Source: an optimization exercise on an open RTL-to-GDS flow (aim: small area, a short achievable clock period and few clock cycles). Production flows keep margins and buffers that such runs may drop. Only simulation tests tie the RTL to the original design; equivalence was not proved.

File: config.mk
export PLATFORM = sky130hd
export DESIGN_NAME = SOBEL
export DESIGN_NICKNAME = SOBEL
export VERILOG_FILES = /design/flow/design.v
export SDC_FILE = /design/flow/constraint.sdc
export NUM_CORES = 4
export LEC_CHECK = 0
export CAP_MARGIN = 20
export CORE_MARGIN = 2
export CORE_UTILIZATION = 40
export PLACE_DENSITY = 0.6
export SLEW_MARGIN = 20
File: constraint.sdc
create_clock -name core_clock -period 5.0 [get_ports {clk}]
set_input_delay 1.0000 -clock core_clock [delete_from_list [all_inputs] [get_ports {clk}]]
set_output_delay 1.0000 -clock core_clock [all_outputs]
set_load 0.01 [all_outputs]
File: design.v
`timescale 1ns/10ps
module  SOBEL(clk,reset,busy,ready,iaddr,idata,cdata_rd,cdata_wr,caddr_rd,caddr_wr,cwr,crd,csel	);
	input					clk;
	input					reset;
	output  				busy;	
	input					ready;	
	output 		[16:0]  	iaddr;
	input  		[7:0]		idata;	
	input		[7:0]		cdata_rd;
	output		 [7:0]		cdata_wr;
	output 		[15:0]		caddr_rd;
	output 	 	[15:0]		caddr_wr;
	output	reg 			cwr,crd;
	output 	reg [1:0]		csel;
parameter   idle 			= 3'b000,
            State_Kernel1   = 3'b001,
            State_Kernel2   = 3'b010,
            State_Kernel3   = 3'b011,
            State_SobelX   	= 3'b100,
            State_SobelY   	= 3'b101,
            state_comb   	= 3'b110,
            state_fin  		= 3'b111;
parameter	Val1			= 2'b01,
			Val2			= 2'b10,
			Val3			= 2'b11;
parameter	K1				= 10'hff,
			K2				= 8'hff,
			K3				= 17'h204,
			K4				= 17'h206,
			K5				= 17'h102,
			K6				= 17'h100,
			K7				= 17'h104;
reg 			check;
reg 			State_Kernel1_st;
reg 			State_Kernel1_done;
reg 			State_Kernel2_st;
reg 			State_Kernel2_done;
reg 			State_Kernel3_st;
reg 			State_Kernel3_done;
reg 			State_SobelX_en;
reg 			State_SobelY_en;
reg 			state_comb_en;
reg 			count_inp;
reg 			shift;
wire 			test;
reg 			total_count;
reg 	[2:0] 	state, next_state;
reg 	[16:0]	row1_fir;
reg 	[16:0]	row2_fir;
reg 	[16:0]	row3_fir;
reg 	[7:0] 	store_data[0:8];
reg 	[16:0]	count;
reg 	[16:0]	count_add;
reg 	[16:0]	row1;
reg 	[16:0]	row2;
reg 	[16:0]	row3;
wire 	[1:0]	val;
reg 	[16:0] 	total_cnt;
reg 	[7:0]	sobelX_fun;
reg 	[7:0]	sobelY_fun;
reg 	[10:0]	sobelX;
reg 	[10:0]	sobelY;
wire 	[10:0]	Result_sobelX;
wire 	[10:0]	Result_sobelY;
wire 	[8:0]	sobel_Comb;
reg 	[10:0]	sobelX_reg;
reg 	[10:0]	sobelY_reg;
reg 	[8:0]	sobel_Comb_reg;
integer i;
assign 	caddr_wr 	= count;
assign 	sobel_Comb 	= sobelX_fun + sobelY_fun;
assign 	iaddr 		= (State_Kernel1_st)?row1:(State_Kernel2_st)?row2:(State_Kernel3_st)?row3:17'b0;
assign 	cdata_wr 	= (State_SobelY_en)?(sobelX_reg[10]==1'b1)?8'b0:(sobelX_reg[9:0]>K1)?K2:sobelX_reg[7:0]:(state_comb_en)?(sobelY_reg[10]==1'b1)?8'b0:(sobelY_reg[9:0]>K1)?K2:sobelY_reg[7:0]:(count_inp)?(sobel_Comb_reg[8:1] + sobel_Comb_reg[0]):8'b0;
assign	val = (State_SobelY_en)?(sobelX_reg[10]==1'b1)?2'b01:(sobelX_reg[9:0]>K1)?2'b10:2'b11:(state_comb_en)?(sobelY_reg[10]==1'b1)?2'b01:(sobelY_reg[9:0]>K1)?2'b10:2'b11:2'b00;
assign 	Result_sobelX = sobelX;
assign 	Result_sobelY = sobelY;
reg			busy_r;
assign 	busy = ready | (busy_r & (count != 17'h10000));
assign 	caddr_rd = 16'b0;
always @(posedge clk or posedge reset)begin
    if(reset)
        busy_r <= 1'b0;
    else
        busy_r <= busy;
end
assign test		= (total_cnt == count_add || total_cnt == count_add + 1'b1)?1'b1:1'b0;
always @(posedge clk or posedge reset)begin
    if(reset)begin
		sobelX_reg 		<= 11'b0;
        sobelY_reg 		<= 11'b0;
        sobel_Comb_reg 	<= 9'b0;
		count 			<= 17'b0;
		state 			<= idle;
    end
    else begin
		sobelX_reg 		<= Result_sobelX;
        sobelY_reg 		<= Result_sobelY;
        sobel_Comb_reg 	<= sobel_Comb;
		state 			<= next_state;
		if(total_count&&~test)begin
            count 		<= count + 1'b1;
        end
    end
end
always @(*) begin
    next_state <= state;
    case(state)
        idle: next_state <= State_Kernel1;
        State_Kernel1:next_state <= State_Kernel1_done ? State_Kernel2 : State_Kernel1;
        State_Kernel2:next_state <= State_Kernel2_done ? State_Kernel3 : State_Kernel2;
        State_Kernel3:next_state <= State_Kernel3_done ? State_SobelX : State_Kernel3;
        State_SobelX: next_state <= State_SobelY;
        State_SobelY:next_state	<= state_comb;
        state_comb:next_state 	<= state_fin;
        state_fin:next_state 	<= (count != 17'h10000)?(check == 1'b1)?State_Kernel1:state_fin:idle;
    endcase
end
always @(*) begin
    cwr <= 1'b0;
    crd <= 1'b0;
    State_Kernel1_st 	<= 1'b0;
    State_Kernel1_done 	<= 1'b0;
    State_Kernel2_st 	<= 1'b0;
    State_Kernel2_done 	<= 1'b0;
    State_Kernel3_st 	<= 1'b0;
    State_Kernel3_done 	<= 1'b0;
    State_SobelX_en 	<= 1'b0;
    State_SobelY_en 	<= 1'b0;
    state_comb_en 		<= 1'b0;
    shift 				<= 1'b0;
    csel 				<= 2'b0;
    total_count 		<= 1'b0;
    count_inp 			<= 1'b0;
	sobelX 		<= store_data[0] - store_data[2] + (store_data[3]<<1) - (store_data[5]<<1) + store_data[6] - store_data[8]; 
    sobelY 		<= store_data[0] + (store_data[1]<<1) + store_data[2] - store_data[6] - (store_data[7]<<1) - store_data[8];
    case(state)
        idle:begin
        end
        State_Kernel1:begin 
            State_Kernel1_st 	<= 1'b1;  
			shift 	<= 1'b1;
			State_Kernel1_done 	<= (row1 == row1_fir)? 1'b1: 1'b0;
        end
        State_Kernel2:begin
            State_Kernel2_st 	<= 1'b1;
			shift 	<= 1'b1;
			State_Kernel2_done 	<= (row2 == row2_fir)? 1'b1: 1'b0;
        end
        State_Kernel3:begin
            State_Kernel3_st 	<= 1'b1;
			shift 	<= 1'b1;
			State_Kernel3_done 	<= (row3 == row3_fir)? 1'b1: 1'b0;
        end
        State_SobelX:begin
            State_SobelX_en 	<= 1'b1;
			cwr	 	<= (test)?1'b0: 1'b1;
        end
        State_SobelY:begin
            State_SobelY_en 	<= 1'b1;
			csel 	<= 2'b01;
			cwr 	<= (test)?1'b0: 1'b1;
        end
        state_comb:begin
            state_comb_en		 <= 1'b1;
			csel 	<= 2'b10;
			cwr 	<= (test)?1'b0: 1'b1;
        end
        state_fin:begin
            count_inp 	<= 1'b1;
			cwr 		<= (test)? 1'b0: 1'b1;
			total_count <= (check==1'b1) ?1'b1: 1'b0;
            csel 		<= 2'b11;
        end
    endcase
end
always @(posedge clk or posedge reset)begin
    if(reset)begin
		row1 		<= 17'b0;
		row1_fir 	<= 17'd2;
		row2_fir 	<= K7; 
		count_add 	<= K6;
		check 		<= 1'b0;
		total_cnt 	<= 17'b0;
        row2 		<= K5;
		row3_fir 	<= K4;
		row3 		<= K3;
		sobelX_fun 	<= 8'b0;
        sobelY_fun 	<= 8'b0;
		for(i = 0; i<9 ;i = i+1 )begin
            store_data[i] <= 12'b0;
        end
    end
    else begin
		check 		<= ~check;
		total_cnt 	<=(total_count)?total_cnt + 1'b1: total_cnt;
		row1_fir 	<= (State_Kernel1_st)?(row1 == row1_fir)?row1_fir + 1'b1:row1_fir:row1_fir;
		row2_fir 	<= (State_Kernel2_st)?(row2 == row2_fir )?row2_fir + 1'b1:row2_fir:row2_fir;
		count_add 	<= (total_count)?(test)?(total_cnt == count_add + 1'b1)?count_add+ K5:count_add:count_add:count_add;
		row1 		<= (State_Kernel1_st)?(row1 < row1_fir)?row1 + 1'b1:row1: row1_fir - 2'd2;
		row3 		<= (State_Kernel3_st)?(row3<row3_fir)?row3 + 1'b1:row3: row3_fir - 2'd2;
		row2 		<= (State_Kernel2_st)?(row2 < row2_fir)?row2 + 1'b1:row2: row2;
		row3_fir 	<= (State_Kernel3_st)?(row3 == row3_fir)?row3_fir + 1'b1:row3_fir: row3_fir;
		if(state_comb_en) begin
        case(val)
            Val1:sobelY_fun <= 8'b0;
            Val2:sobelY_fun <= K2; 
            Val3:sobelY_fun <= sobelY[7:0];
		endcase
		end
		if(State_SobelY_en) begin
		case(val)
			Val1: sobelX_fun <= 8'b0;
			Val2: sobelX_fun <= K2;
			Val3: sobelX_fun <= sobelX[7:0];
			endcase
		end
		if(shift)begin
            store_data[8] <= idata;
            for(i=0; i<8; i=i+1)begin
                store_data[i] <= store_data[i+1];
            end
        end
        else begin
            row2 	<= row2_fir - 2'd2;
        end
    end
end
endmodule
File: run.sh
#!/bin/bash
# synth_recipe.tcl (not shown) runs the flow's synth.tcl, then flattens the netlist and writes it again
# the make line also repeats each setting of config.mk as NAME=value (left out here)
make -C /OpenROAD-flow-scripts/flow DESIGN_CONFIG=/design/flow/config.mk WORK_HOME=/design/flow/orfs CLKGATE_MAP_FILE= SYNTH_SCRIPT=/design/flow/synth_recipe.tcl finish
Wires after detailed routing:
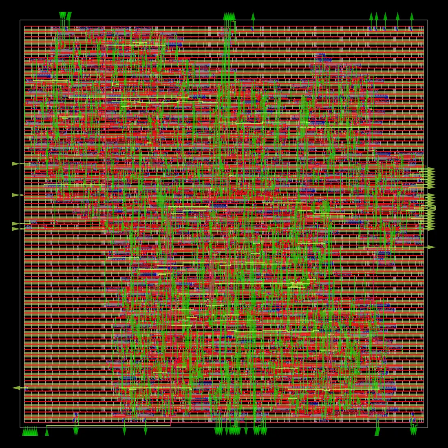
met3 WL: 1260 um
total number of vias: 12600
total wire length: 37600 um

Metal layers overlaid:
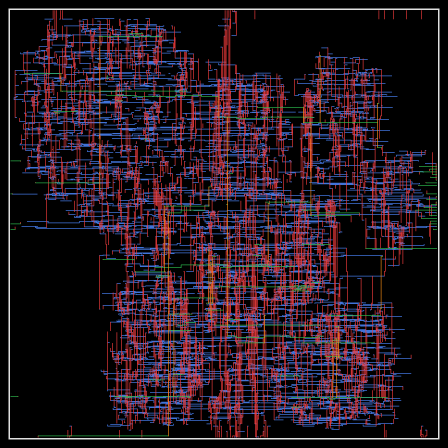
Red stands for metal 2, wire length 17300 um. Blue stands for metal 1, wire length 18300 um. Green stands for metal 3, wire length 1260 um. Orange stands for metal 4, wire length 735 um.

Cells coloured by class:
Bar = 50 um. Fill, decap, tap and diode cells in grey.
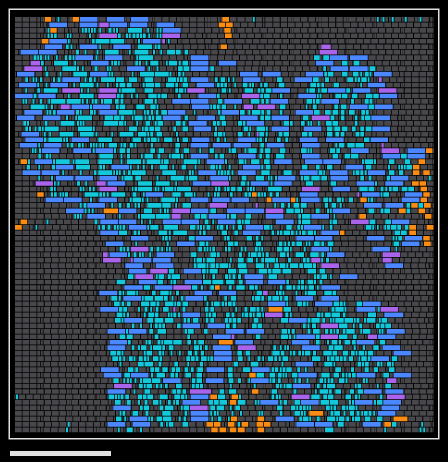
Purple stands for clock drivers and dummy loads, cells 60, share of their area 6.1%. Blue stands for sequential cells, cells 276, share of their area 37%. Orange stands for remaining buffers and delay cells, cells 65, share of their area 3.6%. Cyan stands for combinational and other logic, cells 1541, share of their area 54%.

Cell area per tile:
Bar = 50 um. The die is cut into 21 by 21 equal tiles; dark blue is low, red is high, 0 to 100% covered.
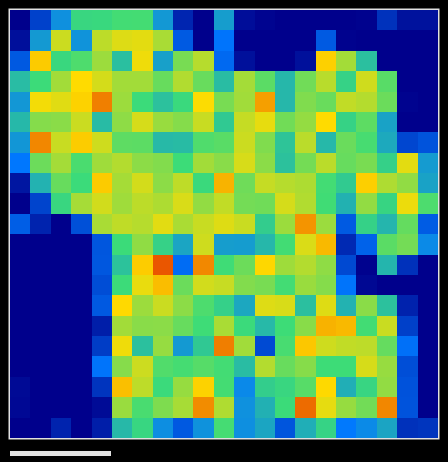
The emptiest ninth of the die: lower left. The fullest tile reaches 90%. 18% of the tiles are nearly empty.

Track usage over the die:
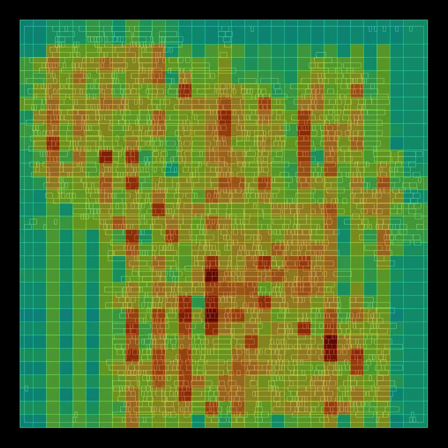
wire per inst: 14.9 um
met2 Usage GRT: 27.8%
met1 track demand over resource: 24.1%
fin util: 45.5%

==> results.ini <==
[layout]
multi_input_gates = 1338
drive_above_1_share_pct = 5.92
final-nonclk-buf-share_pct = 3.51
multiInputGateArea_mm2 = 0.00933
area_growth_pct = 12.4
layout_commonest_cell = dfrtp_1
largest_reg_flops = 72
final_area_mm2 = 0.0196
regArea_mm2 = 0.00692

[routing]
routed.top_layer = met4
routed_via_density = 4.99

[synth]
synth_flop_cell = dfrtp_1
yosys_warnings = 2
synthMuxAreaShare_pct = 0.962
synth_edf_count = 0
syn_area_mm2 = 0.0174
synth-xor-area-share_pct = 11.0
synth_compound_area_share_pct = 9.23
synth_simple_gate_area_share_pct = 17.4
ys_types = 65
synth_most_common_cell = dfrtp_1
synth_top_area_cell = dfrtp_1
ys_seq_area_share_pct = 39.7
synth.avg_cell_area_um2 = 9.21
synth.area.top_cells = dfrtp_1, ha_1, xnor2_1

[status]
status = timing/DRC/antenna clean

[timing]
fin_crit_ns = 4.37
slew_violations = 0
whs_ns = 0.432
finalWorstSetupSlack_ns = 0.628
tns_ns = 0

[power]
p_seq_share_pct = 39.5
total_power_uw = 6150
ir_drop_uv = 291
sw_frac_of_total_pct = 28.1
power_frac_comb_pct = 19.6
clkPwrFrac_pct = 40.8

[global_route]
overflow = 0
grt_pass1_vias = 12600
antenna_found_initial = 1
grt_max_degree = 87

[die]
dieArea_mm2 = 0.0453
die_w_um = 213
fp.dieH_um = 213
taps = 585

[critical_path]
critPathMostFrequentCell = nand3_1
worstReg2RegStart = store_data[3][1]
critPathTopFamily = simple AND/OR/NAND/NOR gates
endpoint = cdata_wr[1]
crit_chain = buf_4 > inv_2 > nand3_1 > nor2_1 > o21ai_0 > nand3_1 > clkdlybuf4s50_1

[cts]
post_cts_buffers = 0
clk_pin_slew_ns = 0.06
tritoncts = done
insertion_delay_ns = 0.54
htreeDepth = 2

[placement]
dpl_cell_area_mm2 = 0.0184
pre_cts_ws_ns = 0.936
place.gp.congestion = 0.831
hpwl_um = 28100

[min_path]
min_to = check

Testbench counts, summed over its fixed seeds: cycles 11,095,728.

==> separate check: timing with driven ports <==
No port has a modelled driver above. Below, the same layout with a new extraction and two added sets of constraints. Step 1: set_driving_cell puts a clkbuf_16 on clk and a buf_2 on each other input, an assumption about the parent block. Step 2 adds t to the input delays and takes it off the output delays; t is the mean of the earliest and latest rising clock arrival at the registers after step 1. Input paths then give back, and output paths get back, about the clock's delay inside the block. Three values: ideal ports, drivers, drivers and shift; two values: the first two.
shift t [ns]: 0.581
setup slack, ns: 0.628 / 0.576 / 0.937
worst setup path after step 2: register to register
worst data-port slew with drivers (ns): 0.04
After both steps setup and hold are still met in this run. For this run, drivers alone change the setup slack by -0.052 ns; drivers and shift together by +0.309 ns.
